What follows belongs to an exercise in optimizing a design on an open flow for small area; a production flow would make more cautious choices. RTL that was checked went through simulation tests only; none was proved equivalent to the original. Not every run is shown, and edits may drop behaviour that the tests do not exercise. The RTL of run 6 was laid out without a check of its function.

File: config.mk
export PLATFORM = sky130hd
export DESIGN_NAME = qoi_decoder
export DESIGN_NICKNAME = qoi_decoder
export VERILOG_FILES = /design/flow/design.v
export SDC_FILE = /design/flow/constraint.sdc
export NUM_CORES = 4
export LEC_CHECK = 0
export CAP_MARGIN = 20
export CORE_MARGIN = 2
export CORE_UTILIZATION = 40
export SLEW_MARGIN = 20
File: constraint.sdc
create_clock -name core_clock -period 10.0 [get_ports {clk}]
set_input_delay 2.0000 -clock core_clock [delete_from_list [all_inputs] [get_ports {clk}]]
set_output_delay 2.0000 -clock core_clock [all_outputs]
set_load 0.01 [all_outputs]
File: design.v
module qoi_decoder(
	input wire[39:0] chunk,
	output reg[2:0] chunk_len_consumed,
	input wire clk,
	input wire rst,
	output reg[7:0] r,
	output reg[7:0] g,
	output reg[7:0] b,
	output reg[7:0] a
);
wire[7:0] chunk0 = chunk[7:0];
wire[7:0] chunk1 = chunk[15:8];
wire[7:0] chunk2 = chunk[23:16];
wire[7:0] chunk3 = chunk[31:24];
wire[7:0] chunk4 = chunk[39:32];
wire[1:0] shortop = chunk0[7:6];
wire is_rgb  = chunk0 == 8'b11111110;
wire is_rgba = chunk0 == 8'b11111111;
wire is_index = shortop == 2'b00;
wire is_diff  = shortop == 2'b01;
wire is_luma  = shortop == 2'b10;
reg[64*26-1:0] store;    
reg[63:0] valid;
reg pend;                
wire[5:0] h = chunk0[5:0];
wire[5:0] hcur = r[5:0] * 6'd3 + g[5:0] * 6'd5 + b[5:0] * 6'd7 + a[5:0] * 6'd11;
wire[63:0] sel = (64'd1 << h) & valid;
reg[25:0] rd;
integer i;
always @* begin
	rd = 26'd0;
	for (i = 0; i < 64; i = i + 1)
		rd = rd | (store[26*i +: 26] & {26{sel[i]}});
end
wire rd_valid = |sel;
wire[7:0] idx_r = rd[25:18];
wire[1:0] idx_gh = rd[17:16];
wire[7:0] idx_b = rd[15:8];
wire[7:0] idx_a = rd[7:0];
wire[5:0] hv = h & {6{rd_valid}};
wire[5:0] idx_gl = hv * 6'd13 + idx_r[5:0] * 6'd25 + idx_b[5:0] * 6'd37 + idx_a[5:0] * 6'd49;
wire bypass = pend && (h == hcur);
wire take_index = is_index && !bypass;
wire[63:0] we = {63'd0, pend} << hcur;
integer j;
always @ (posedge clk) begin
	for (j = 0; j < 64; j = j + 1)
		if (we[j])
			store[26*j +: 26] <= {r, g[7:6], b, a};
	if (rst)
		valid <= 64'd0;
	else
		valid <= valid | we;
	pend <= !rst;
end
wire[7:0] dg_luma = {{2{~chunk0[5]}}, ~chunk0[5], chunk0[4:0]};         
wire[7:0] ddr = {{6{~chunk0[5]}}, ~chunk0[5], chunk0[4]};                
wire[7:0] ddg = {{6{~chunk0[3]}}, ~chunk0[3], chunk0[2]};
wire[7:0] ddb = {{6{~chunk0[1]}}, ~chunk0[1], chunk0[0]};
wire[7:0] lr = {{4{~chunk1[7]}}, ~chunk1[7], chunk1[6:4]};               
wire[7:0] lb = {{4{~chunk1[3]}}, ~chunk1[3], chunk1[2:0]};
reg[7:0] delta_r, delta_g, delta_b;
always @* begin
	if (is_diff) begin
		delta_r = ddr;
		delta_g = ddg;
		delta_b = ddb;
	end else if (is_luma) begin
		delta_r = dg_luma + lr;
		delta_g = dg_luma;
		delta_b = dg_luma + lb;
	end else begin
		delta_r = 8'd0;
		delta_g = 8'd0;
		delta_b = 8'd0;
	end
end
wire[7:0] sum_r = r + delta_r;
wire[7:0] sum_g = g + delta_g;
wire[7:0] sum_b = b + delta_b;
reg[7:0] next_r, next_g, next_b, next_a;
reg[2:0] next_chunk_len_consumed;
reg[5:0] run;
reg[5:0] next_run;
always @* begin
	next_r = sum_r;
	next_g = sum_g;
	next_b = sum_b;
	next_a = a;
	next_run = run;
	next_chunk_len_consumed = 1;
	if (is_rgb) begin
		{next_r, next_g, next_b} = {chunk1, chunk2, chunk3};
		next_chunk_len_consumed = 4;
	end else if (is_rgba) begin
		{next_r, next_g, next_b, next_a} = {chunk1, chunk2, chunk3, chunk4};
		next_chunk_len_consumed = 5;
	end else if (is_index) begin
		if (take_index)
			{next_r, next_g, next_b, next_a} = {idx_r, idx_gh, idx_gl, idx_b, idx_a};
	end else if (is_luma) begin
		next_chunk_len_consumed = 2;
	end else if (!is_diff) begin  
		if (run == 6'b111111)
			next_run = chunk0[5:0];
		else
			next_run = run - 1;
		if (next_run != 0) begin
			next_chunk_len_consumed = 0;
		end else begin
			next_run = 6'b111111;
			next_chunk_len_consumed = 1;
		end
	end
end
always @ (posedge clk) begin
	chunk_len_consumed <= next_chunk_len_consumed;
	{r, g, b, a} <= {next_r, next_g, next_b, next_a};
	run <= next_run;
	if (rst) begin
		chunk_len_consumed <= 0;
		r <= 0;
		g <= 0;
		b <= 0;
		a <= 255;
		run <= 6'b111111;
	end
end
endmodule
File: run.sh
#!/bin/bash
# synth_recipe.tcl (not shown) runs the flow's synth.tcl, then flattens the netlist and writes it again
# the make line also repeats each setting of config.mk as NAME=value (left out here)
make -C /OpenROAD-flow-scripts/flow DESIGN_CONFIG=/design/flow/config.mk WORK_HOME=/design/flow/orfs CLKGATE_MAP_FILE= SYNTH_SCRIPT=/design/flow/synth_recipe.tcl finish
==> results.cfg, run 1 <==
[drt]
detailedRoute.firstPassIterationCount = 7
wl_per_cell_um = 41.6
route.detailed.drc = 0
route.detailed.vias_per_inst = 6.72

[timing]
worst-slew-pin-transition_ps = 1360
max_clock_freq_ghz = 0.103
period_minus_ws_final_ps = 9710

[floorplanning]
design.die.area_um2 = 173000
initial_utilization_pct = 40.2

[synthesis]
synth_top_family_by_area = compound AO/OA/AOI/OAI gates
ys_top_cells_by_count = edfxtp_1 (1664), a22oi_1 (356), clkbuf_1 (220), a221oi_1 (172), a22o_1 (172)
number_of_enable_type_register_cells_in_the_synthesized_netlist = 1664
mappedNetlistNets = 4190
yosys_warnings = 1
synth_ff_type = edfxtp_1
synth_compound_gate_area_share_pct = 11.9
synth_cell_types = 74
synth_top_cell_area_share_pct = 73.5

[grt]
antenna_found_initial = 15
first_global_vias = 42712
first_pass_grt_wire_length_um = 377000
grt_util_all_layers_pct = 32.2

[clock_network]
clock_path_buffers = 3
cts_made_buffers = 176
cts.sink_count = 1770
cts_hold_buffers = 0

[critical_path]
r2r_start = valid[0]$_SDFF_PP0_
timing.critical_path.to_type = flop
worst_ep_arrival_ps = 10490
worst_setup_path_start_kind = input port
worst_ep_required_time_ps = 10780

[cells_and_area]
syn2layout_area_growth_pct = 18.7
layout.nets = 4632
seqCellArea_um2 = 52100
area_used_by_multi_input_combinational_logic_um2 = 15000

[run_status]
status = timing/DRC/antenna clean

[min_path]
hold_path.startpoint = valid[4]$_SDFF_PP0_
## run 1: layout by cell type (no fill, tap or decap), types with 26 or more instances in the layout
master              n
and3_2             47
nand4_1           127
ha_1               84
clkdlybuf4s50_1    75
inv_1              96
a21oi_1            47
o21ai_0            35
clkbuf_16         178
nor2_1             91
clkbuf_1           39
a22oi_1           356
a221oi_1          172
clkinv_2           26
a22o_1            172
clkinv_1           39
fa_1               46
buf_12             37
nand2_1           100
dfxtp_2            26
dfxtp_1            80
buf_4             411
nor2_4             65
o21a_1             52
edfxtp_1         1664
nand3_1            72
a222oi_1           66
xnor2_1            64
## run 1: worst paths after layout
| kind | end | depth (start not counted) | slack [ps] |
|---|---|---|---|
| hold / removal | valid[4]$_SDFF_PP0_ | 1 | 470 |
| hold reg to reg | valid[4]$_SDFF_PP0_ | 1 | 470 |
| setup reg to reg | g[5]$_SDFF_PP0_ | 29 | 2280 |
| setup / recovery | g[5]$_SDFF_PP0_ | 33 | 290 |
## run 1: metal layers
layer  part of all wire, %  vias to the layer above  GRT usage [%]
li1                      -                    17407              -
met1                    35                    23379           41.9
met2                    44                     4312           48.5
met3                    15                      896           10.4
met4                   6.3                        4           16.4
met5                0.0074                        -              0
## run 1: layout make-up
cell class | instances | area share (%)
multi-input combinational | 1889 | 18.7
tap | 2218 | 3.44
antenna | 16 | 0.0497
inverter | 98 | 0.456
sequential | 1770 | 64.6
clock inverter | 96 | 1.13
timing repair buffer | 525 | 5.72
clock buffer | 228 | 5.89
## run 1: kinds of logic after synthesis
kind of cell | Yosys count
flip-flops | 1770
AO/OA/AOI/OAI | 1010
AND/OR/NAND/NOR | 654
buffers and inverters | 359
adder cells (fa/ha/maj) | 130
XOR/XNOR | 85
multiplexers | 10
## run 1: worst reg2reg max path, delay by kind of cell, from the launching register on
family / cells / cell delay (ps)
compound gates: 3 / 280
xor+xnor: 6 / 1240
fa+ha+maj: 7 / 2560
buf+inv: 6 / 740
flops: 1 / 310
simple gates: 7 / 2500
run_1/power_grid.png
Bar = 100 µm. Pins as bars on the die edge.
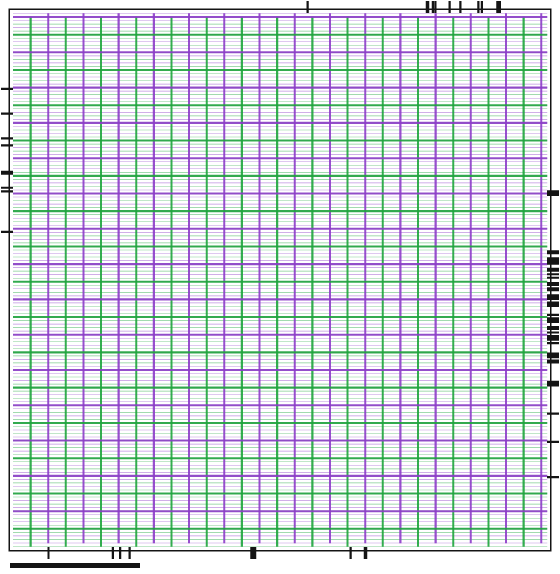
| colour | net |
|---|---|
| green | VSS |
| purple | VDD |
met1 rails: 152
signal pins: 77
met4 straps: 30
met5 straps: 30
rows: 151

run_1/worst_path.png
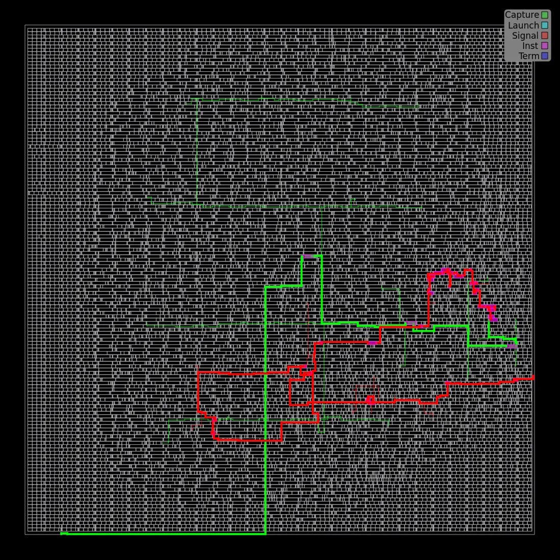
Setup TNS: 0 ps
Worst Setup Slack, final: 292 ps

run_1/logic_types.png
Bar = 100 µm.
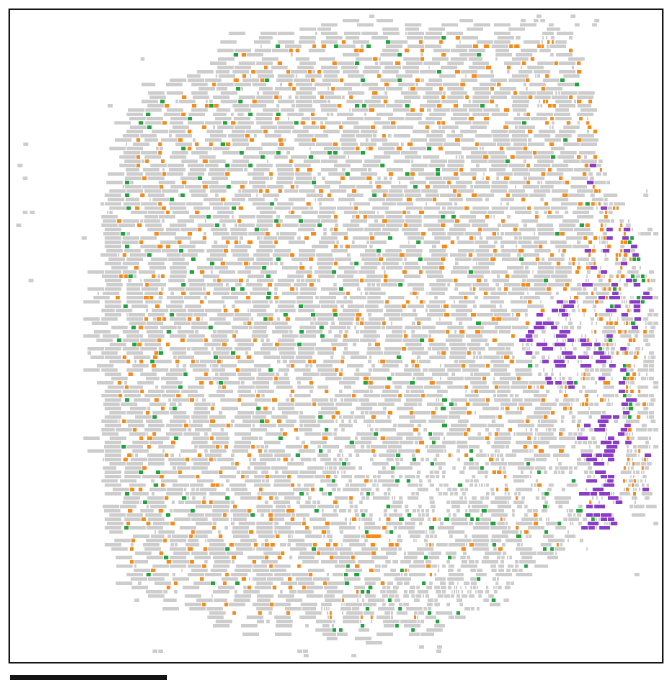
| colour | family | cells | most used | where |
|---|---|---|---|---|
| purple | fa/ha/maj cells | 130 | ha_1 | right middle |
| green | non-inverting ao/oa cells | 261 | a22o_1 | spread over the die |
| orange | aoi and oai cells | 749 | a22oi_1 | spread over the die |

run_1/wires.png
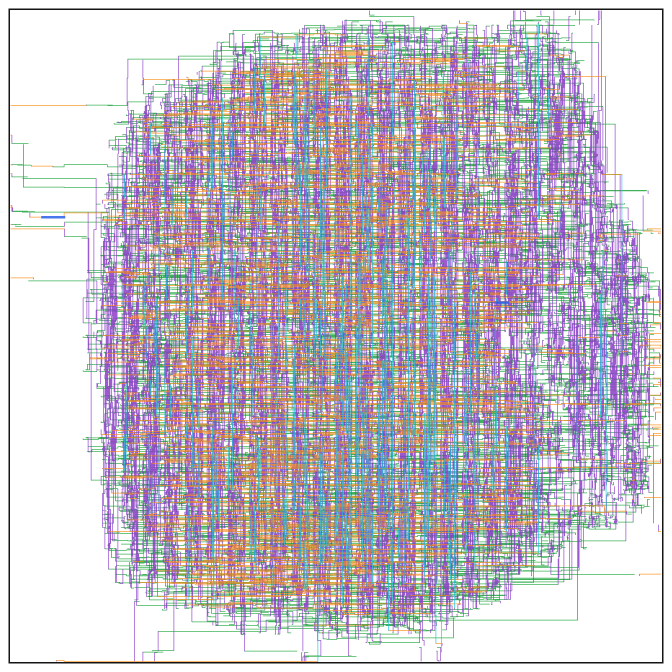

==> inputs of run 2 (changes only) <==
--- a/config.mk
+++ b/config.mk
@@ -6,6 +6,8 @@
 export NUM_CORES = 4
 export LEC_CHECK = 0
-export CAP_MARGIN = 20
+export CAP_MARGIN = 10
 export CORE_MARGIN = 2
-export CORE_UTILIZATION = 40
-export SLEW_MARGIN = 20
+export CORE_UTILIZATION = 60
+export CTS_BUF_LIST = sky130_fd_sc_hd__clkbuf_4 sky130_fd_sc_hd__clkbuf_8
+export CTS_CLUSTER_SIZE = 25
+export SLEW_MARGIN = 10
run_2/wires.png
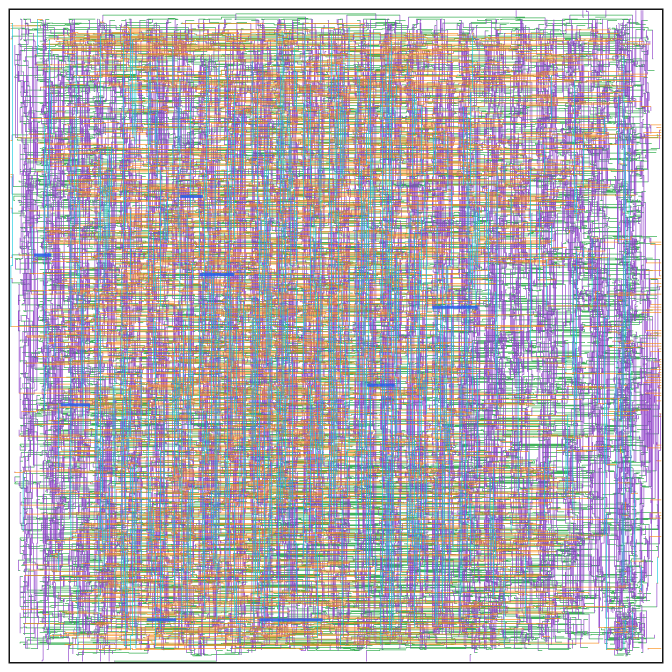
| colour | layer | wire length |
|---|---|---|
| cyan | metal 4 | 21.6 mm |
| orange | metal 3 | 52.3 mm |
| purple | metal 2 | 119 mm |
| green | metal 1 | 92.6 mm |
| blue | metal 5 | 128 µm |

==> run 2 against run 1 <==
Effect of this change:
- now fails the layout checks on max-capacitance violations
- clock skew grew 33 ps
- wire length grew 0.57%
- synthesized area unchanged
- cell area shrank 0.47%
- via count grew 5.2%
- utilization grew 24 points
- synthesized cell count unchanged
- clock-buffer cell count is 184 higher
- register-to-register slack lost 290 ps
- critical path depth unchanged
- largest cell class unchanged
- highest routed layer unchanged
==> results.cfg, run 2 <==
[run_status]
status = failed layout checks
layout.failed_checks = max-capacitance violations

[critical_path]
timing.critical_path.to_type = flop
worst_ep_arrival_ps = 10580

[cells_and_area]
mostFrequentLayoutCell = edfxtp_1
layout.nets = 4812
final_cell_mix = edfxtp_1 (1664), buf_4 (450), a22oi_1 (356)

[drt]
detailedRoute.firstPassIterationCount = 8
route.detailed.drc = 0
route.detailed.vias_per_inst = 7.61

[synthesis]
yosys_warnings = 1
synth_ff_type = edfxtp_1
ys_top_cells_by_count = edfxtp_1 (1664), a22oi_1 (356), clkbuf_1 (220), a221oi_1 (172), a22o_1 (172)
synth_cell_types = 74
mappedNetlistNets = 4190
synth_top_family_by_area = compound AO/OA/AOI/OAI gates
synth_top_cell_area_share_pct = 73.5

[clock_network]
cts_made_buffers = 295
cts.sink_count = 1770
cts_hold_buffers = 0

[run]
cap_viol_max_count = 1

[floorplanning]
design.die.area_um2 = 116000

[timing]
final.setup.tns_ps = 0
worst-slew-pin-transition_ps = 1480
period_minus_ws_final_ps = 9710
max_clock_freq_ghz = 0.103
layout_setup_ws_ps = 294

[grt]
antenna_found_initial = 22
first_global_vias = 45866
first_pass_grt_wire_length_um = 382000
run_2/power_grid.png
Bar = 100 µm. Pins as bars on the die edge.
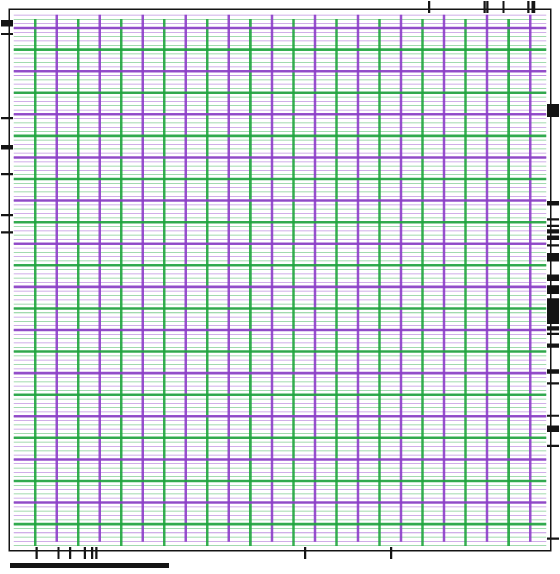
| colour | net |
|---|---|
| purple | VDD |
| green | VSS |
met4 straps: 24
met1 rails: 124
met5 straps: 24
rows: 123
signal pins: 77

run 2: cell counts after synthesis:
Identical to the previous run, type by type.
run 2: worst register-to-register path, cell delays in order (launching register included):
cell	delay, ps
dfxtp_2	330
buf_4	620
fa_1	590
fa_1	530
fa_1	500
inv_1	50
fa_1	490
inv_1	50
fa_1	480
ha_1	290
a21o_1	180
a21oi_1	200
xnor2_1	150
xnor3_1	560
nand2b_2	700
nor2_4	1360
buf_4	570
run 2: final cells by class:
| class | instances | area (µm²) | area share (%) |
|---|---|---|---|
| diodes | 13 | 32.5 | 0.0405 |
| multi-input cells | 1889 | 15000 | 18.7 |
| flip-flops and latches | 1770 | 52100 | 65.0 |
| well taps | 1500 | 1880 | 2.34 |
| repair buffers | 586 | 5340 | 6.65 |
| clock inverters | 87 | 462 | 0.575 |
| inverters | 98 | 369 | 0.460 |
| clock buffers | 412 | 5010 | 6.25 |
run 2: path summary, 6_finish.rpt:
kind	from	to	slack, ps	cells after the start
worst max-delay path	chunk[4]	g[5]$_SDFF_PP0_	290	33
worst min-delay path	valid[5]$_SDFF_PP0_	valid[5]$_SDFF_PP0_	460	1
worst max register to register	b[2]$_SDFF_PP0_	store[1233]$_DFFE_PP_	1990	16
worst min register to register	valid[5]$_SDFF_PP0_	valid[5]$_SDFF_PP0_	460	1
run 2: per-layer routing:
metal / track usage (%) / up-vias / wire, µm
li1: - / 17774 / -
met1: 63.2 / 23945 / 92600
met2: 69.1 / 5424 / 119000
met3: 22.0 / 1230 / 52300
met4: 29.7 / 16 / 21600
met5: 0.204 / - / 127
run 2: logic make-up after synthesis:
kind of cell | Yosys count
AOI/OAI and AO/OA | 1010
xor gates and xnor gates | 85
adders and majority gates | 130
buffers and inverters | 359
DFF | 1770
muxes | 10
and+or+nand+nor | 654
run_2/worst_path.png
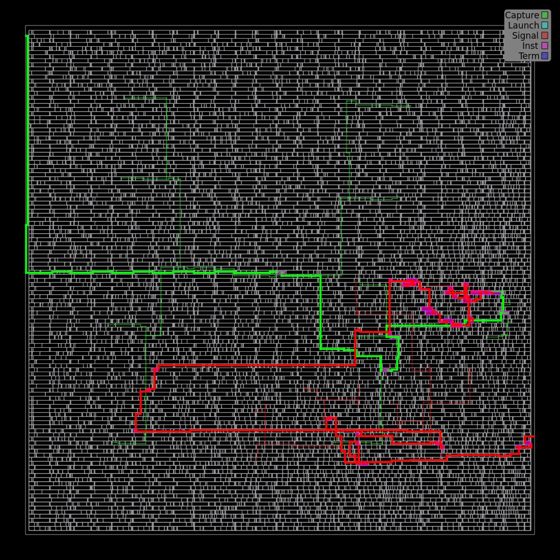

==> inputs of run 3 (changes only) <==
--- a/design.v
+++ b/design.v
@@ -5,5 +5,5 @@
 	input wire rst,
 	output reg[7:0] r,
-	output reg[7:0] g,
+	output wire[7:0] g,
 	output reg[7:0] b,
 	output reg[7:0] a
@@ -24,14 +24,20 @@
 reg pend;                
 wire[5:0] h = chunk0[5:0];
-wire[5:0] hcur = r[5:0] * 6'd3 + g[5:0] * 6'd5 + b[5:0] * 6'd7 + a[5:0] * 6'd11;
-wire[63:0] sel = (64'd1 << h) & valid;
-reg[25:0] rd;
+reg[7:0] g_q;
+reg gfix;
+wire[5:0] s_rba = r[5:0] * 6'd3 + b[5:0] * 6'd7 + a[5:0] * 6'd11;
+wire[5:0] g_rec = (g_q[5:0] - s_rba) * 6'd13;
+assign g = {g_q[7:6], gfix ? g_rec : g_q[5:0]};
+wire[5:0] hcur = gfix ? g_q[5:0] : s_rba + g_q[5:0] * 6'd5;
+wire[63:0] sel = 64'd1 << h;
+reg[25:0] rd_raw;
 integer i;
 always @* begin
-	rd = 26'd0;
+	rd_raw = 26'd0;
 	for (i = 0; i < 64; i = i + 1)
-		rd = rd | (store[26*i +: 26] & {26{sel[i]}});
+		rd_raw = rd_raw | (store[26*i +: 26] & {26{sel[i]}});
 end
-wire rd_valid = |sel;
+wire rd_valid = valid[h];
+wire[25:0] rd = rd_raw & {26{rd_valid}};
 wire[7:0] idx_r = rd[25:18];
 wire[1:0] idx_gh = rd[17:16];
@@ -39,5 +45,4 @@
 wire[7:0] idx_a = rd[7:0];
 wire[5:0] hv = h & {6{rd_valid}};
-wire[5:0] idx_gl = hv * 6'd13 + idx_r[5:0] * 6'd25 + idx_b[5:0] * 6'd37 + idx_a[5:0] * 6'd49;
 wire bypass = pend && (h == hcur);
 wire take_index = is_index && !bypass;
@@ -80,4 +85,5 @@
 wire[7:0] sum_b = b + delta_b;
 reg[7:0] next_r, next_g, next_b, next_a;
+reg next_gfix;
 reg[2:0] next_chunk_len_consumed;
 reg[5:0] run;
@@ -88,4 +94,5 @@
 	next_b = sum_b;
 	next_a = a;
+	next_gfix = 1'b0;
 	next_run = run;
 	next_chunk_len_consumed = 1;
@@ -97,9 +104,14 @@
 		next_chunk_len_consumed = 5;
 	end else if (is_index) begin
-		if (take_index)
-			{next_r, next_g, next_b, next_a} = {idx_r, idx_gh, idx_gl, idx_b, idx_a};
+		if (take_index) begin
+			{next_r, next_g, next_b, next_a} = {idx_r, idx_gh, hv, idx_b, idx_a};
+			next_gfix = 1'b1;
+		end else begin
+			{next_g, next_gfix} = {g_q, gfix};
+		end
 	end else if (is_luma) begin
 		next_chunk_len_consumed = 2;
 	end else if (!is_diff) begin  
+		{next_g, next_gfix} = {g_q, gfix};
 		if (run == 6'b111111)
 			next_run = chunk0[5:0];
@@ -116,10 +128,12 @@
 always @ (posedge clk) begin
 	chunk_len_consumed <= next_chunk_len_consumed;
-	{r, g, b, a} <= {next_r, next_g, next_b, next_a};
+	{r, g_q, b, a} <= {next_r, next_g, next_b, next_a};
+	gfix <= next_gfix;
 	run <= next_run;
 	if (rst) begin
 		chunk_len_consumed <= 0;
 		r <= 0;
-		g <= 0;
+		g_q <= 0;
+		gfix <= 0;
 		b <= 0;
 		a <= 255;
==> config.mk (replaced) <==
export PLATFORM = sky130hd
export DESIGN_NAME = qoi_decoder
export DESIGN_NICKNAME = qoi_decoder
export VERILOG_FILES = /design/flow/design.v
export SDC_FILE = /design/flow/constraint.sdc
export NUM_CORES = 4
export LEC_CHECK = 0
export CAP_MARGIN = 20
export CORE_MARGIN = 2
export CORE_UTILIZATION = 55
export CTS_BUF_LIST = sky130_fd_sc_hd__clkbuf_8
export CTS_CLUSTER_DIAMETER = 50
export CTS_CLUSTER_SIZE = 16
export SLEW_MARGIN = 20
run_3/worst_path.png
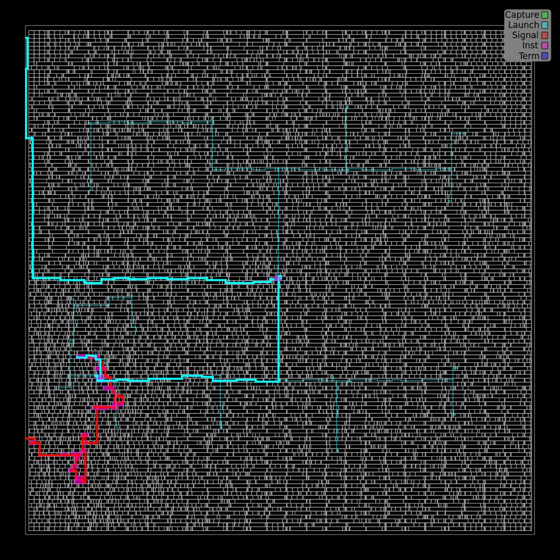
Finished Core Util: 62.1%
final cell count without fillers: 6115
Period minus WS final: 9420 ps
Worst Setup Slack, final: 580 ps

run_3/layer_met4.png
Supply wires on this layer in grey.
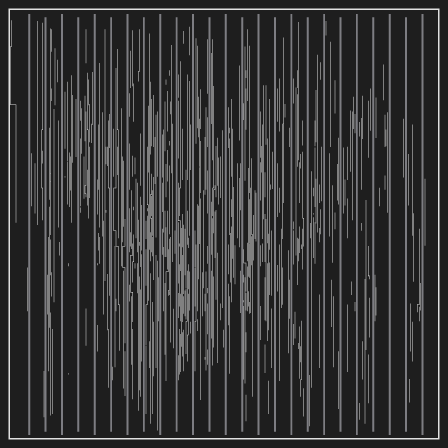
nets with wire on the layer: 233
main direction: vertical
wire length on this layer: 20.8 mm
share of all routed wire: 7.2%

==> run 3 against run 2 <==
Effect of this change:
- critical endpoint is now g[5]
- final cell count down 3.8%
- now clean on timing, DRC and antenna
- clock skew shrank 18 ps
- cell area down 5.6%
- largest cell class unchanged
- critical path depth fell by 10
- register-to-register slack got worse by 380 ps
==> results.cfg, run 3 <==
[synthesis]
yosys_warnings = 1
mappedNetlistNets = 4251
synth_cell_types = 72
synth_top_family_by_area = compound AO/OA/AOI/OAI gates
syn_inst = 4105
number_of_enable_type_register_cells_in_the_synthesized_netlist = 1664
ys_top_cells_by_count = edfxtp_1 (1664), a22oi_1 (736), nand2_1 (330), nor2_1 (166), clkbuf_1 (164)
synth_ff_type = edfxtp_1
synth_top_cell_area_share_pct = 74.0
syn-cell-area_um2 = 67500

[floorplanning]
io_pins = 77
num_rows = 128
design.die.area_um2 = 126000

[drt]
detailedRoute.firstPassIterationCount = 7
route.detailed.drc = 0
route.detailed.vias_per_inst = 7.55

[grt]
busiest_layer_in_global_routing = met2
grtUsageMet1_pct = 61.2
gr-usage-met3_pct = 17.1
antenna_found_initial = 17
grt_util_met2_pct = 66.0
first_pass_grt_wire_length_um = 380000

[critical_path]
worst_ep_arrival_ps = 7420
timing_worst_setup_path_type = reg -> out
crit_family = adder cells
worst_setup_path_start_kind = flop
cpMaxStageDelayCell = clkdlybuf4s50_1
critical_path.n_buffers_inverters = 6

[clock_network]
cts_hold_buffers = 0
clock_path_buffers = 3
cts_made_buffers = 157

[cells_and_area]
mostFrequentLayoutCell = edfxtp_1
layout.nets = 4511
final_cell_mix = edfxtp_1 (1664), a22oi_1 (736), nand2_1 (330)

[run]
cap_viol_max_count = 0

[run_status]
status = timing/DRC/antenna clean

[timing]
max_clock_freq_ghz = 0.106
worst-slew-pin-transition_ps = 1280
==> run 3: cell types whose count changed after synthesis, sizes merged, moves of 52 or more <==
| cell | before | now |
|---|---|---|
| a22o | 172 | 59 |
| a22oi | 356 | 736 |
| clkbuf | 220 | 164 |
| and3 | 73 | 8 |
| nand3 | 72 | 20 |
| a222oi | 66 | 0 |
| nand2 | 100 | 330 |
| a221oi | 173 | 66 |
==> run 3: area by class of cell <==
type / count / area, µm²
well taps: 1625 / 2030
repair buffers: 303 / 2610
clock buffers: 159 / 2190
fillers: 9011 / 46100
flip-flops and latches: 1771 / 52200
diodes: 11 / 27.5
clock inverters: 114 / 1150
inverters: 55 / 206
multi-input cells: 2077 / 15400
==> run 3: final timing paths <==
kind	endpoint	cells after the start	slack, ps	startpoint
worst min register to register	valid[19]$_SDFF_PP0_	1	470	valid[19]$_SDFF_PP0_
worst min-delay path	valid[19]$_SDFF_PP0_	1	470	valid[19]$_SDFF_PP0_
worst max-delay path	g[5]	23	580	b[0]$_SDFF_PP0_
worst max register to register	store[1306]$_DFFE_PP_	22	1610	b[0]$_SDFF_PP0_
==> run 3: through the flow <==
stage / util, % / instance area (µm²) / instances / setup slack, ps
after floorplan: - / 67500 / 4105 / 1570
after global placement: 59.4 / 72300 / 5828 / 1460
after detailed placement: 59.4 / 72400 / 5829 / 1490
after CTS: 62.1 / 75700 / 6102 / 471
after global routing: 62.1 / 75700 / 6105 / 177
final: 62.1 / 75700 / 6115 / 580
==> run 3: cell families (layout without fill, tap and decap cells) <==
kind of cell               Yosys count  after routing
xor gates and xnor gates            61             61
adders and majority gates          104            104
other                                0             11
buffers and inverters              257            631
and+or+nand+nor                    791            791
AOI/OAI and AO/OA                 1087           1087
muxes                               34             34
DFF                               1771           1771
==> run 3: worst reg2reg max path: cells and delay by family (launching register included) <==
| family | cells | cell delay [ps] |
|---|---|---|
| fa+ha+maj | 8 | 3520 |
| simple gates | 5 | 2280 |
| buf+inv | 6 | 1070 |
| compound gates | 3 | 890 |
| flops | 1 | 340 |
==> run 3: per-layer routing <==
layer,share of wire [%],wire length (µm),vias to the layer above
met5,0.039,114,-
met3,17,49000,976
li1,-,-,17109
met4,7.2,20800,18
met1,34,98000,23145
met2,42,122000,4945
run_3/wires.png
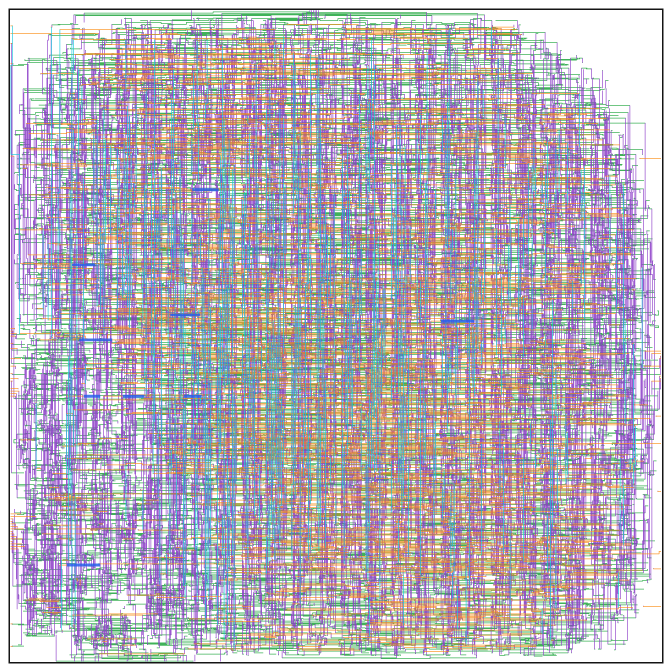

==> inputs of run 4 (changes only) <==
--- a/config.mk
+++ b/config.mk
@@ -9,6 +9,6 @@
 export CORE_MARGIN = 2
 export CORE_UTILIZATION = 55
-export CTS_BUF_LIST = sky130_fd_sc_hd__clkbuf_8
-export CTS_CLUSTER_DIAMETER = 50
-export CTS_CLUSTER_SIZE = 16
+export CTS_BUF_LIST = sky130_fd_sc_hd__clkbuf_16
+export CTS_CLUSTER_DIAMETER = 80
+export CTS_CLUSTER_SIZE = 25
 export SLEW_MARGIN = 20
run_4/wires.png
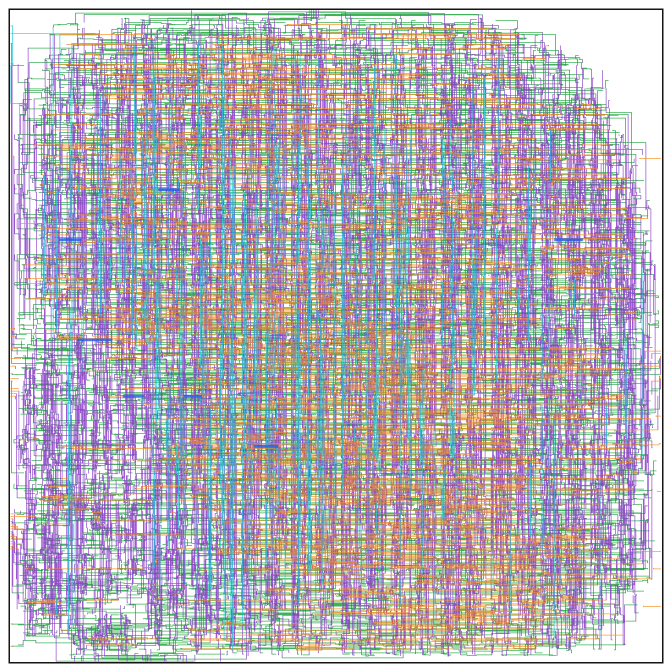
| colour | layer | wire length |
|---|---|---|
| orange | metal 3 | 48.4 mm |
| purple | metal 2 | 124 mm |
| cyan | metal 4 | 19400 µm |
| green | metal 1 | 97.4 mm |
| blue | metal 5 | 82.1 µm |

run_4/power_grid.png
Bar = 100 µm. Pins as bars on the die edge.
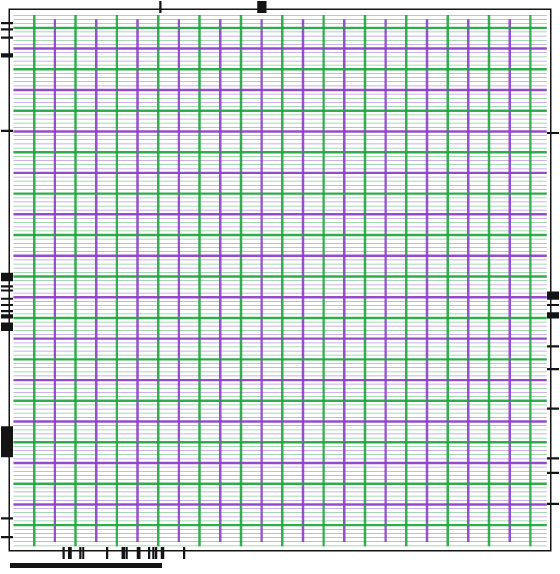
| colour | net |
|---|---|
| purple | VDD |
| green | VSS |
signal pins: 77
met5 straps: 25
met4 straps: 25

==> run 4 against run 3 <==
Effect of this change:
- first-iteration DRC count shrank 1.1%
- register-to-register slack worse by 50 ps
- worst setup slack gained 220 ps
- cell area down 0.89%
- still clean
- clock-buffer cell count shrank 67
- synthesized area stayed put
- highest routed layer unchanged
- critical path type unchanged
- final cell count fell by 2.3%
- fmax rose by 2.4%
- sequential share of layout area rose by 0.62 points
- utilization is 0.56 points lower
==> results.cfg, run 4 <==
[run_status]
status = timing/DRC/antenna clean

[cells_and_area]
post_layout_nonfiller_instances = 5976
layout.nets = 4441
biggestRegsByFlops = store: 1664 flops, valid: 64 flops
final_layout_size_suffix_gt1_share_pct = 12.2
final_core_utilization_pct = 61.6
mostFrequentLayoutCell = edfxtp_1
fillers = 8993
final_cell_mix = edfxtp_1 (1664), a22oi_1 (736), nand2_1 (330)

[critical_path]
worst_setup_path_start_kind = flop
timing_worst_setup_path_type = reg -> out
worst_ep_arrival_ps = 7200

[timing]
finalSetupViolations = 0
period_minus_ws_final_ps = 9200
max_clock_freq_ghz = 0.109
worst-slew-pin-transition_ps = 1310
layout_setup_ws_ps = 798

[drt]
wirelength_um = 289000
route.detailed.drc = 0
detailedRoute.firstPassIterationCount = 6
route.detailed.vias_per_inst = 7.66

[floorplanning]
num_rows = 128
io_pins = 77
design.die.area_um2 = 126000

[place]
preCtsSetupSlack_ps = 1490
post_placement_cell_area_um2 = 72400
count_of_placed_standard_cells_including_taps = 5829
place.detailed.hpwl_um = 178000

[synthesis]
syn-cell-area_um2 = 67500
synth_ff_type = edfxtp_1
yosys_warnings = 1
number_of_enable_type_register_cells_in_the_synthesized_netlist = 1664
synth_cell_types = 72
ys_top_cells_by_count = edfxtp_1 (1664), a22oi_1 (736), nand2_1 (330), nor2_1 (166), clkbuf_1 (164)
mappedNetlistNets = 4251
syn_inst = 4105
synth_top_cell_area_share_pct = 74.0

[grt]
antenna_found_initial = 11
first_pass_grt_wire_length_um = 379000

[clock_network]
cts_made_buffers = 87
clock_path_buffers = 3
cts_repair_resize_count = 0

[run]
cap_viol_max_count = 0

[min_path]
timing.hold.worst.class = reg -> reg
==> run 4: cell families (layout without fill, tap and decap cells) <==
group | after synthesis | after routing | share of synthesized area [%]
DFF | 1771 | 1771 | 77.1
AOI/OAI and AO/OA | 1087 | 1087 | 12.1
and+or+nand+nor | 791 | 791 | 5.52
buffers and inverters | 257 | 494 | 1.53
adders and majority gates | 104 | 104 | 2.25
xor gates and xnor gates | 61 | 61 | 0.834
muxes | 34 | 34 | 0.587
other | 0 | 9 | 0
==> run 4: path summary, 6_finish.rpt <==
check                             from                     to  slack (ps)  cells past startpoint
setup / recovery       b[0]$_SDFF_PP0_                   g[5]         800                     23
hold / removal    valid[19]$_SDFF_PP0_   valid[19]$_SDFF_PP0_         470                      1
setup reg to reg       b[0]$_SDFF_PP0_  store[1300]$_DFFE_PP_        1560                     22
hold reg to reg   valid[19]$_SDFF_PP0_   valid[19]$_SDFF_PP0_         470                      1
==> run 4: cell type report <==
cell class	count	area [µm²]	share of cell area, %
tap	1625	2030	2.71
inverter	55	206	0.275
clock inverter	44	360	0.480
multi-input combinational	2077	15400	20.5
antenna	9	22.5	0.0300
sequential	1771	52200	69.5
clock buffer	92	2300	3.07
timing repair buffer	303	2610	3.47
==> run 4: critical path, cell delays in order, from the launching register on <==
cell and delay (ps):
dfxtp_2 340, fa_1 530, inv_1 50, fa_1 480, inv_1 50, fa_1 470
inv_1 50, fa_1 480, inv_1 50, ha_1 210, fa_1 430, xor2_1 290
inv_1 80, ha_1 330, xnor2_1 270, fa_1 450, fa_1 400, xnor2_1 180
xnor2_1 150, xnor2_1 150, xnor2_1 160, xnor2_1 90, mux2i_1 240, clkdlybuf4s50_1 590
==> run 4: layer usage <==
metal / vias up / global-route usage, % / wire length [µm]
li1: 16930 / - / -
met1: 23156 / 61.0 / 97400
met2: 4781 / 66.3 / 124000
met3: 882 / 16.5 / 48400
met4: 14 / 23.4 / 19400
met5: - / 0 / 82
run_4/worst_path.png
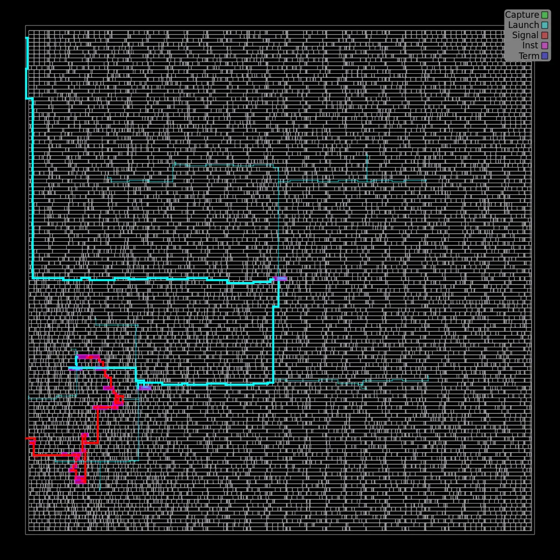

==> inputs of run 5 (changes only) <==
==> flow/run.sh (new file) <==
#!/bin/bash
# Standard ORFS layout (standard.sh, unchanged synthesis), with:
#  - clock tree: clkbuf_16 leaf clusters of up to 25 sinks, no dummy loads
#  - power recovery (downsizing gates on paths with slack) after global route
#  - buf_1 as the port buffer cell
# Each tool's full output goes to standard.log here; ORFS's per-step logs are
# under orfs/logs/.
set -euo pipefail
export CTS_ARGS="-sink_clustering_enable -repair_clock_nets -buf_list sky130_fd_sc_hd__clkbuf_16 -sink_clustering_size 25 -sink_clustering_max_diameter 80 -dont_use_dummy_load"
export RECOVER_POWER=100
export BUFFER_PORTS_ARGS="-buffer_cell sky130_fd_sc_hd__buf_1"
bash standard.sh > standard.log 2>&1
==> standard.sh (new file) <==
#!/bin/bash
# synth_recipe.tcl (not shown) runs the flow's synth.tcl, then flattens the netlist and writes it again
# the make line also repeats each setting of config.mk as NAME=value (left out here)
make -C /OpenROAD-flow-scripts/flow DESIGN_CONFIG=/design/flow/config.mk WORK_HOME=/design/flow/orfs CLKGATE_MAP_FILE= SYNTH_SCRIPT=/design/flow/synth_recipe.tcl "${@:-finish}"
removed: run.sh
run_5/worst_path.png
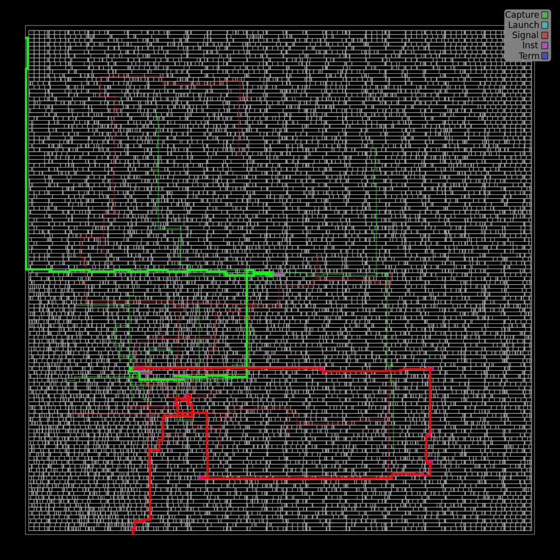
final cell count without fillers: 5913
Worst Setup Slack, final: 420 ps
Finished Core Util: 60.2%
Period minus WS final: 9580 ps

run_5/layer_met4.png
Supply wires on this layer in grey.
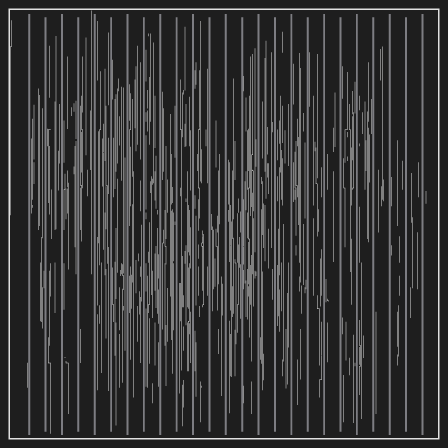
wire length on this layer: 20.0 mm
main direction: vertical
longest straight run: 218 µm

==> run 5 against run 4 <==
Effect of this change:
- now fails the layout checks on max-capacitance violations, max-slew violations
- sequential cell count unchanged
- die area unchanged
- largest cell class unchanged
- critical path type is now in -> reg
- worst setup slack got worse by 380 ps
- non-clock buffer count decreased by 14
- via count decreased by 1.3%
- highest routed layer unchanged
- synthesized area unchanged
- critical path depth decreased by 12
- clock-buffer cell count decreased by 5
==> results.cfg, run 5 <==
[run_status]
status = failed layout checks
layout.failed_checks = max-capacitance violations, max-slew violations

[synthesis]
syn_inst = 4105
syn-cell-area_um2 = 67500
mappedNetlistNets = 4251
yosys_warnings = 1
number_of_enable_type_register_cells_in_the_synthesized_netlist = 1664
synth_cell_types = 72
ys_top_cells_by_count = edfxtp_1 (1664), a22oi_1 (736), nand2_1 (330), nor2_1 (166), clkbuf_1 (164)

[floorplanning]
num_rows = 128

[cells_and_area]
final_layout_size_suffix_gt1_share_pct = 8.44
final_cell_mix = edfxtp_1 (1664), a22oi_1 (736), nand2_1 (330)
layout.nets = 4427
biggestRegsByFlops = store: 1664 flops, valid: 64 flops

[critical_path]
worst_ep_arrival_ps = 10110
timing_worst_setup_path_type = in -> reg
r2r_start = r[1]$_SDFF_PP0_
worst_setup_path_start_kind = input port

[timing]
final-max-slew-violation-count = 2281
finalSetupViolations = 0
worst-slew-pin-transition_ps = 4710

[min_path]
timing.hold.worst.class = reg -> reg

[drt]
route.detailed.drc = 0
wirelength_um = 288000

[grt]
antenna_found_initial = 15

[run]
cap_viol_max_count = 71

[place]
place.detailed.hpwl_um = 179000
-- run 5: cell count changes in the layout (fill, tap and decap cells not counted), moves of 26 or more --
cell	before	now
nor2_1	38	74
clkdlybuf4s50_1	74	0
nor2_4	128	88
buf_4	213	110
dfxtp_1	80	106
clkbuf_1	0	71
buf_1	0	67
clkbuf_2	0	31
-- run 5: per-layer routing --
metal	vias to the layer above	wire length (µm)	track usage, %
li1	16829	-	-
met1	22798	96600	60.5
met2	4639	121000	64.7
met3	904	49800	17.4
met4	12	20000	25.4
met5	-	134	0.226
-- run 5: final timing paths --
check | end | cells after the start | slack [ps]
worst max register to register | store[50]$_DFFE_PP_ | 19 | 480
worst min-delay path | valid[35]$_SDFF_PP0_ | 1 | 470
worst max-delay path | a[1]$_SDFFE_PP1P_ | 11 | 420
worst min register to register | valid[35]$_SDFF_PP0_ | 1 | 470
-- run 5: critical path, stage by stage --
cell	delay, ps
clkbuf_1	830
clkbuf_1	1270
nand4_1	710
nor2_1	430
clkbuf_1	2390
a22oi_1	1040
nand2_1	290
nor4_1	100
nand4_1	150
a221oi_1	190
a21oi_1	680
-- run 5: cells by family (layout without fill, tap and decap cells) --
| logic type | after synthesis | count (layout) | share of synthesized area, % |
|---|---|---|---|
| flops | 1771 | 1771 | 77.1 |
| mux | 34 | 34 | 0.587 |
| compound gates | 1087 | 1087 | 12.1 |
| simple gates | 791 | 791 | 5.52 |
| fa+ha+maj | 104 | 104 | 2.25 |
| other cells | 0 | 9 | 0 |
| xor+xnor | 61 | 61 | 0.834 |
| buf+inv | 257 | 431 | 1.53 |
-- run 5: cell type report --
cell class / count / area, µm²
multi-input cells: 2077 / 15100
diodes: 9 / 22.5
fillers: 9165 / 48500
flip-flops and latches: 1771 / 52100
repair buffers: 289 / 1690
inverters: 55 / 206
well taps: 1625 / 2030
clock buffers: 87 / 2180
run_5/wires.png
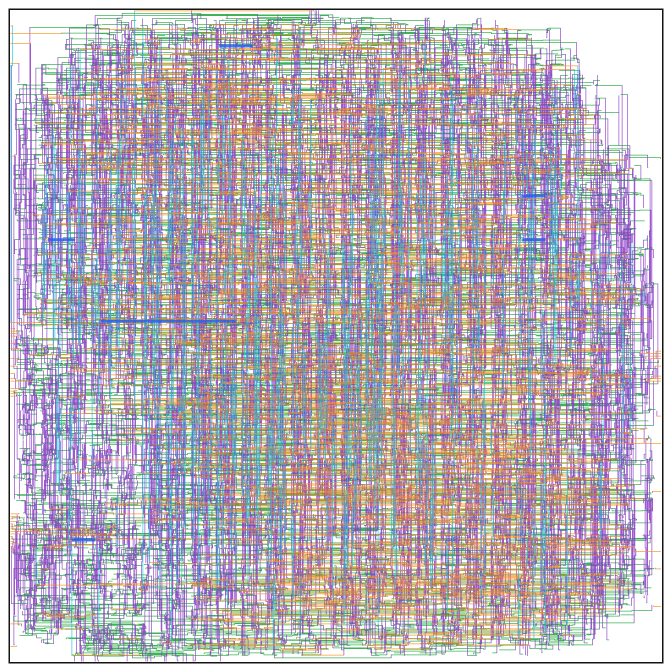

==> inputs of run 6 (changes only) <==
==> design.v (replaced) <==
module qoi_decoder(
	input wire[39:0] chunk,
	output reg[2:0] chunk_len_consumed,
	input wire clk,
	input wire rst,
	output reg[7:0] r,
	output reg[7:0] g,
	output reg[7:0] b,
	output reg[7:0] a
);
wire[7:0] chunk0 = chunk[7:0];
wire[7:0] chunk1 = chunk[15:8];
wire[7:0] chunk2 = chunk[23:16];
wire[7:0] chunk3 = chunk[31:24];
wire[7:0] chunk4 = chunk[39:32];
wire[1:0] shortop = chunk0[7:6];
reg[7:0] next_r;
reg[7:0] next_g;
reg[7:0] next_b;
reg[7:0] next_a;
reg[2:0] next_chunk_len_consumed;
reg[31:0] index[63:0];
wire[5:0] index_pos = next_r * 3 + next_g * 5 + next_b * 7 + next_a * 11;
wire signed[1:0] vr = chunk0[5:4] - 2;
wire signed[1:0] vg = chunk0[3:2] - 2;
wire signed[1:0] vb = chunk0[1:0] - 2;
wire signed[5:0] luma = chunk0[5:0] - 32;
wire signed[3:0] luma_r = chunk1[7:4] - 8;
wire signed[3:0] luma_b = chunk1[3:0] - 8;
reg[5:0] run;
reg[5:0] next_run;
integer i;
always @ * begin
	next_r = r;
	next_g = g;
	next_b = b;
	next_a = a;
	next_run = run;
	if (chunk0 == 8'b11111110  ) begin
		{next_r, next_g, next_b} = {chunk1, chunk2, chunk3};
		next_chunk_len_consumed = 4;
	end else if (chunk0 == 8'b11111111  ) begin
		{next_r, next_g, next_b, next_a} = {chunk1, chunk2, chunk3, chunk4};
		next_chunk_len_consumed = 5;
	end else if (shortop == 2'b00        ) begin
		{next_r, next_g, next_b, next_a} = index[chunk0[5:0]];
		next_chunk_len_consumed = 1;
	end else if (shortop == 2'b01        ) begin
		next_r = $signed(r) + vr;
		next_g = $signed(g) + vg;
		next_b = $signed(b) + vb;
		next_chunk_len_consumed = 1;
	end else if (shortop == 2'b10        ) begin
		next_r = $signed(r) + luma + luma_r;
		next_g = $signed(g) + luma;
		next_b = $signed(b) + luma + luma_b;
		next_chunk_len_consumed = 2;
	end else begin  
		if (run == 'b111111) begin  
			next_run = chunk0[5:0];
		end else begin
			next_run = run - 1;
		end
		if (next_run > 0) begin
			next_chunk_len_consumed = 0;
		end else begin
			next_run = 'b111111;
			next_chunk_len_consumed = 1;
		end
	end
end
always @ (posedge clk) begin
	chunk_len_consumed <= next_chunk_len_consumed;
	{r, g, b, a} <= {next_r, next_g, next_b, next_a};
	index[index_pos] <= {next_r, next_g, next_b, next_a};
	run <= next_run;
	if (rst) begin
		chunk_len_consumed <= 0;
		r <= 0;
		g <= 0;
		b <= 0;
		a <= 255;
		for (i = 0; i < 64; i = i + 1)
			index[i] <= 0;
		run <= 'b111111;
	end
end
endmodule
==> run.sh (new file) <==
#!/bin/bash
# synth_recipe.tcl (not shown) runs the flow's synth.tcl, then flattens the netlist and writes it again
# the make line also repeats each setting of config.mk as NAME=value (left out here)
make -C /OpenROAD-flow-scripts/flow DESIGN_CONFIG=/design/flow/config.mk WORK_HOME=/design/flow/orfs CLKGATE_MAP_FILE= SYNTH_SCRIPT=/design/flow/synth_recipe.tcl finish
--- a/config.mk
+++ b/config.mk
@@ -8,7 +8,4 @@
 export CAP_MARGIN = 20
 export CORE_MARGIN = 2
-export CORE_UTILIZATION = 55
-export CTS_BUF_LIST = sky130_fd_sc_hd__clkbuf_16
-export CTS_CLUSTER_DIAMETER = 80
-export CTS_CLUSTER_SIZE = 25
+export CORE_UTILIZATION = 40
 export SLEW_MARGIN = 20
removed: flow/run.sh
removed: standard.sh
run_6/wires.png
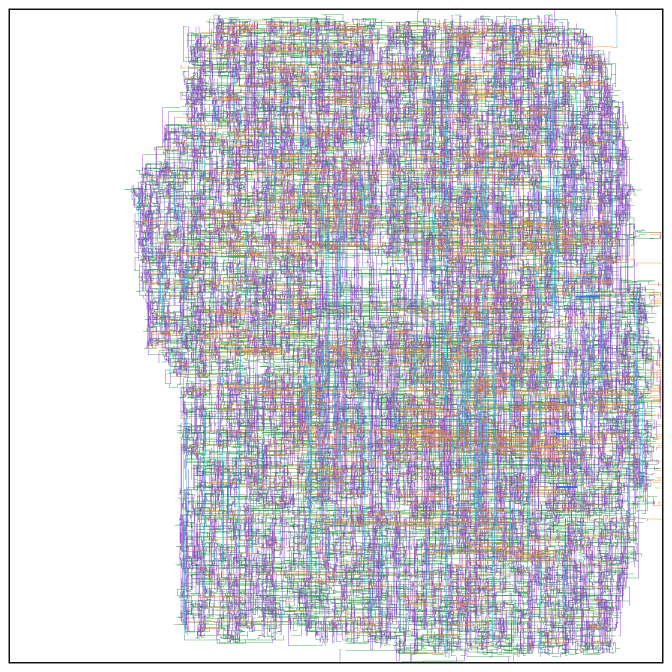
| colour | layer | wire length |
|---|---|---|
| green | metal 1 | 143 mm |
| blue | metal 5 | 39.6 µm |
| purple | metal 2 | 161 mm |
| orange | metal 3 | 36.2 mm |
| cyan | metal 4 | 17100 µm |

==> run 6 against run 5 <==
Effect of this change:
- synthesized area up 46%
- fmax up 1.5%
- utilization down 13 points
- critical path depth up 20
- now clean on timing, DRC and antenna
- worst setup slack better by 150 ps
- first-iteration DRC count up 7.6%
- synthesized cell count rose to 2.5 times the previous value
- final cell count up 130%
- hold slack worse by 11 ps
==> results.cfg, run 6 <==
[grt]
grt_util_met2_pct = 42.4
grtUsageMet1_pct = 37.1
antenna_found_initial = 15
first_global_vias = 83197
gr-usage-met3_pct = 5.90

[critical_path]
worst_ep_arrival_ps = 10120
critPathMostFrequentCell = fa_1
critPathMaxStageDelay_ps = 550
cpMaxStageDelayCell = fa_1
worst_setup_path_start_kind = input port

[timing]
finalSetupViolations = 0
layout_setup_ws_ps = 566
worst-slew-pin-transition_ps = 1310
period_minus_ws_final_ps = 9430
final-max-slew-violation-count = 0
grt_setup_unrepaired = false

[synthesis]
ys_top_cells_by_count = dfxtp_1 (2089), a21oi_1 (1589), o21ai_0 (1214), nand3_1 (1050), clkbuf_1 (761)
syn_inst = 10289
number_of_enable_type_register_cells_in_the_synthesized_netlist = 0
mappedNetlistNets = 10441
syn-cell-area_um2 = 98600
synth_cell_types = 81

[floorplanning]
die_x_um = 500
num_rows = 182
design.die.area_um2 = 250000
initial_utilization_pct = 40.2

[cells_and_area]
final_cell_mix = dfxtp_1 (2089), a21oi_1 (1585), o21ai_0 (1133)
layout.nets = 10273
final_layout_size_suffix_gt1_share_pct = 21.0

[place]
place.detailed.hpwl_um = 229000

[clock_network]
cts_tree = done

[run_status]
status = timing/DRC/antenna clean

[run]
cap_viol_max_count = 0

[min_path]
timing.hold.worst.class = reg -> reg

[drt]
route.detailed.drc = 0
wirelength_um = 358000
run_6/logic_types.png
Bar = 200 µm.
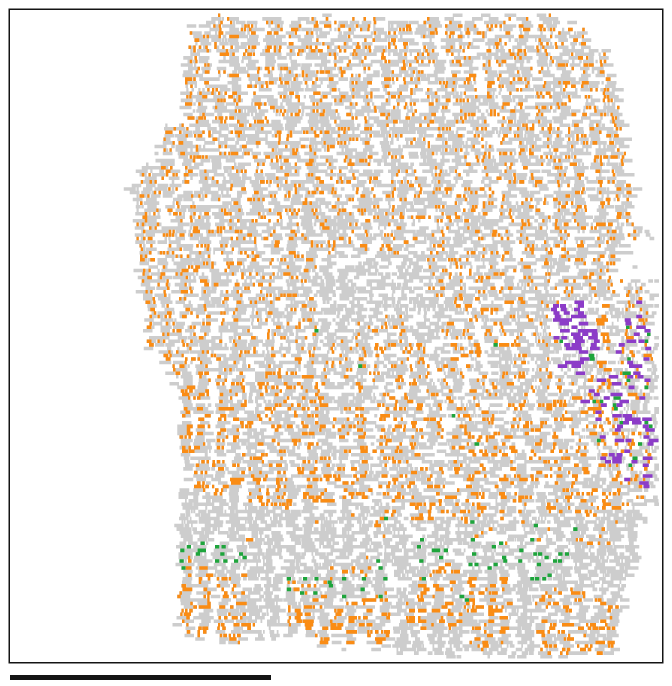
| colour | family | cells | most used |
|---|---|---|---|
| orange | aoi and oai cells | 3570 | a21oi_1 |
| green | non-inverting ao/oa cells | 100 | a31o_2 |
| purple | fa/ha/maj cells | 110 | ha_1 |

-- run 6: cell families (layout without fill, tap and decap cells) --
kind of cell    Yosys count  count (layout)  synth area share [%]
compound gates         3670            3670                  21.2
xor+xnor                 61              61                 0.593
fa+ha+maj               110             110                  1.72
buf+inv                1418            1424                  7.16
flops                  2089            2089                  42.4
mux                     921             921                  17.0
other cells               0               6                     0
simple gates           2020            2020                  9.86
-- run 6: cell type report --
type	instances	area, µm²
diodes	6	15.0
multi-input cells	6782	50500
inverters	97	379
well taps	3220	4030
clock inverters	77	1010
fillers	22264	130000
repair buffers	941	11800
clock buffers	309	6190
flip-flops and latches	2089	41800
-- run 6: final timing paths --
path | start | end | slack [ps] | cells after the start
min reg2reg | index[22][31]$_SDFFE_PP0P_ | index[22][31]$_SDFFE_PP0P_ | 460 | 2
max | chunk[0] | index[60][7]$_SDFFE_PP0P_ | 570 | 31
max reg2reg | b[1]$_SDFF_PP0_ | index[60][7]$_SDFFE_PP0P_ | 1660 | 30
min | index[22][31]$_SDFFE_PP0P_ | index[22][31]$_SDFFE_PP0P_ | 460 | 2
-- run 6: layer usage --
metal  up-vias  part of all wire [%]
li1      37758                     -
met1     43060                    40
met2      4743                    45
met3       944                    10
met4         6                   4.8
met5         -                 0.011
-- run 6: per-stage QoR --
stage	setup TNS (ps)	instances	utilization [%]	hold WS [ps]	cell area, µm²
final	0	13521	47.1	455	116000
after CTS	0	13515	47.1	455	116000
after global routing	0	13516	47.1	466	116000
after global placement	-40680	13129	44.2	438	109000
after detailed placement	-44310	13129	44.2	446	109000
after floorplan	-488820	10289	-	432	99200
-- run 6: worst max-delay path, delay by kind of cell --
| family | cells | cell delay, ps |
|---|---|---|
| xor+xnor | 5 | 1240 |
| buf+inv | 10 | 1840 |
| fa+ha+maj | 6 | 2830 |
| compound gates | 9 | 1730 |
| mux | 1 | 340 |

==> screenshots <==
Metal 4.
Supply wires on this layer in grey.
panel A
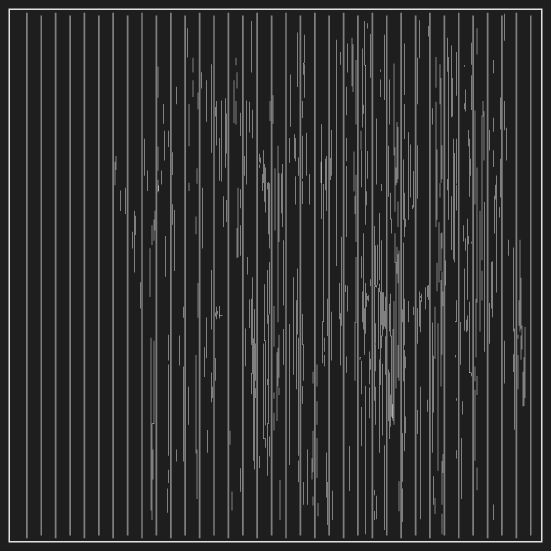
panel B
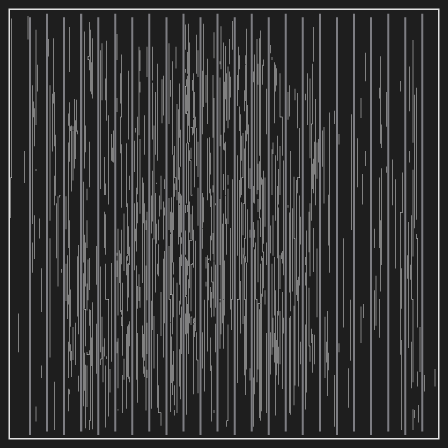
panel C
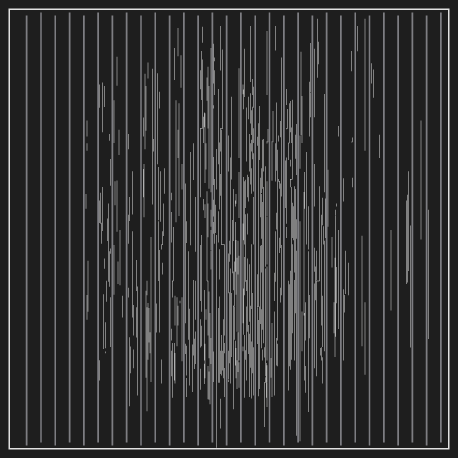
panel D
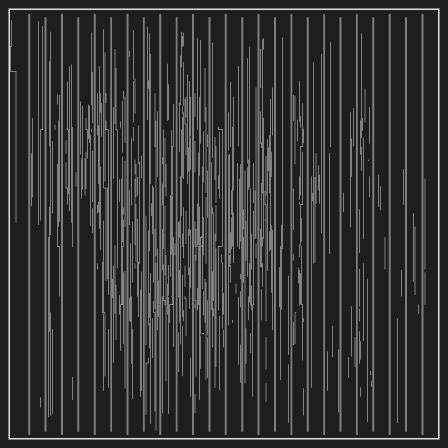
run 2 -> panel B
run 6 -> panel A
run 4 -> panel D
run 1 -> panel C

Key to panel D:
share of all routed wire: 6.7%
main direction: vertical
longest straight run: 180 µm
nets with wire on the layer: 228
wire length on this layer: 19400 µm


==> screenshots <==
Gate families picked out.
Bar = 100 µm.
image #1
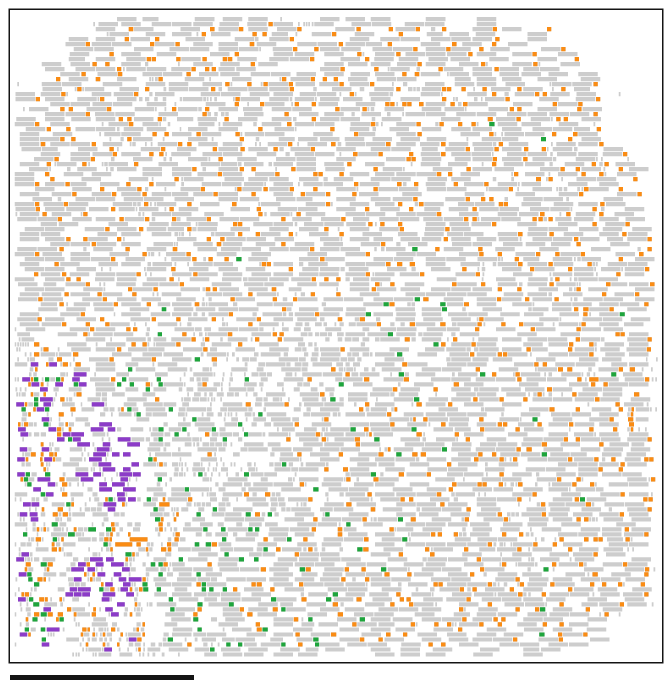
image #2
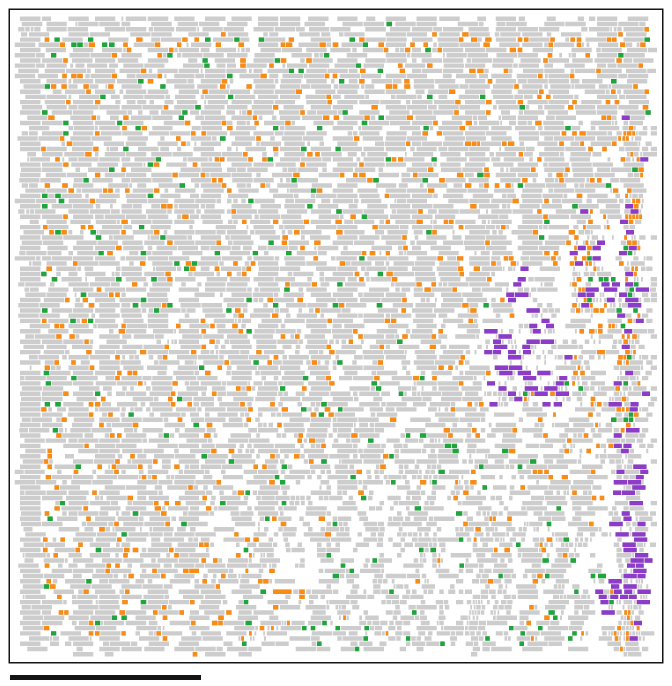
run 2: image #2
run 5: image #1

Key to image #1:
| colour | family | cells | most used |
|---|---|---|---|
| orange | aoi and oai cells | 929 | a22oi_1 |
| green | non-inverting ao/oa cells | 158 | o21a_1 |
| purple | fa/ha/maj cells | 104 | ha_1 |

## what the ideal ports hide
The flow's constraints put no driver on any port. The routed layouts listed below were extracted and timed again, unchanged, in two steps. Step 1: set_driving_cell puts a clkbuf_16 on clk and a buf_2 on each other input, an assumption about the parent block. Step 2 adds t to the input delays and takes it off the output delays; t is the mean of the earliest and latest rising clock arrival at the registers after step 1. Input paths then give back, and output paths get back, about the clock's delay inside the block. Three values: no drivers, after step 1, after step 2; two values: the first two.
run	shift t [ns]	setup slack, ns	latest minus earliest clock arrival (ns)	worst register clock-pin slew, ns	pins driven straight from the clock port
run 1	0.916	0.292 / 0.345 / -0.572	0.053 / 0.053	0.07 / 0.07	1
run 2	1.017	0.294 / 0.336 / -0.681	0.092 / 0.092	0.07 / 0.07	1
run 3	1.008	0.580 / 0.496 / 1.504	0.076 / 0.076	0.11 / 0.11	1
run 4	0.796	0.798 / 0.713 / 1.509	0.054 / 0.054	0.11 / 0.11	1
run 5	0.790	0.420 / 0.471 / -0.319	0.099 / 0.099	0.10 / 0.10	1
run 6	0.968	0.566 / 0.613 / -0.354	0.063 / 0.063	0.07 / 0.07	1
The setup slack of run 2, which loses most, moves by +0.042 ns with the drivers and by -0.975 ns with both steps.
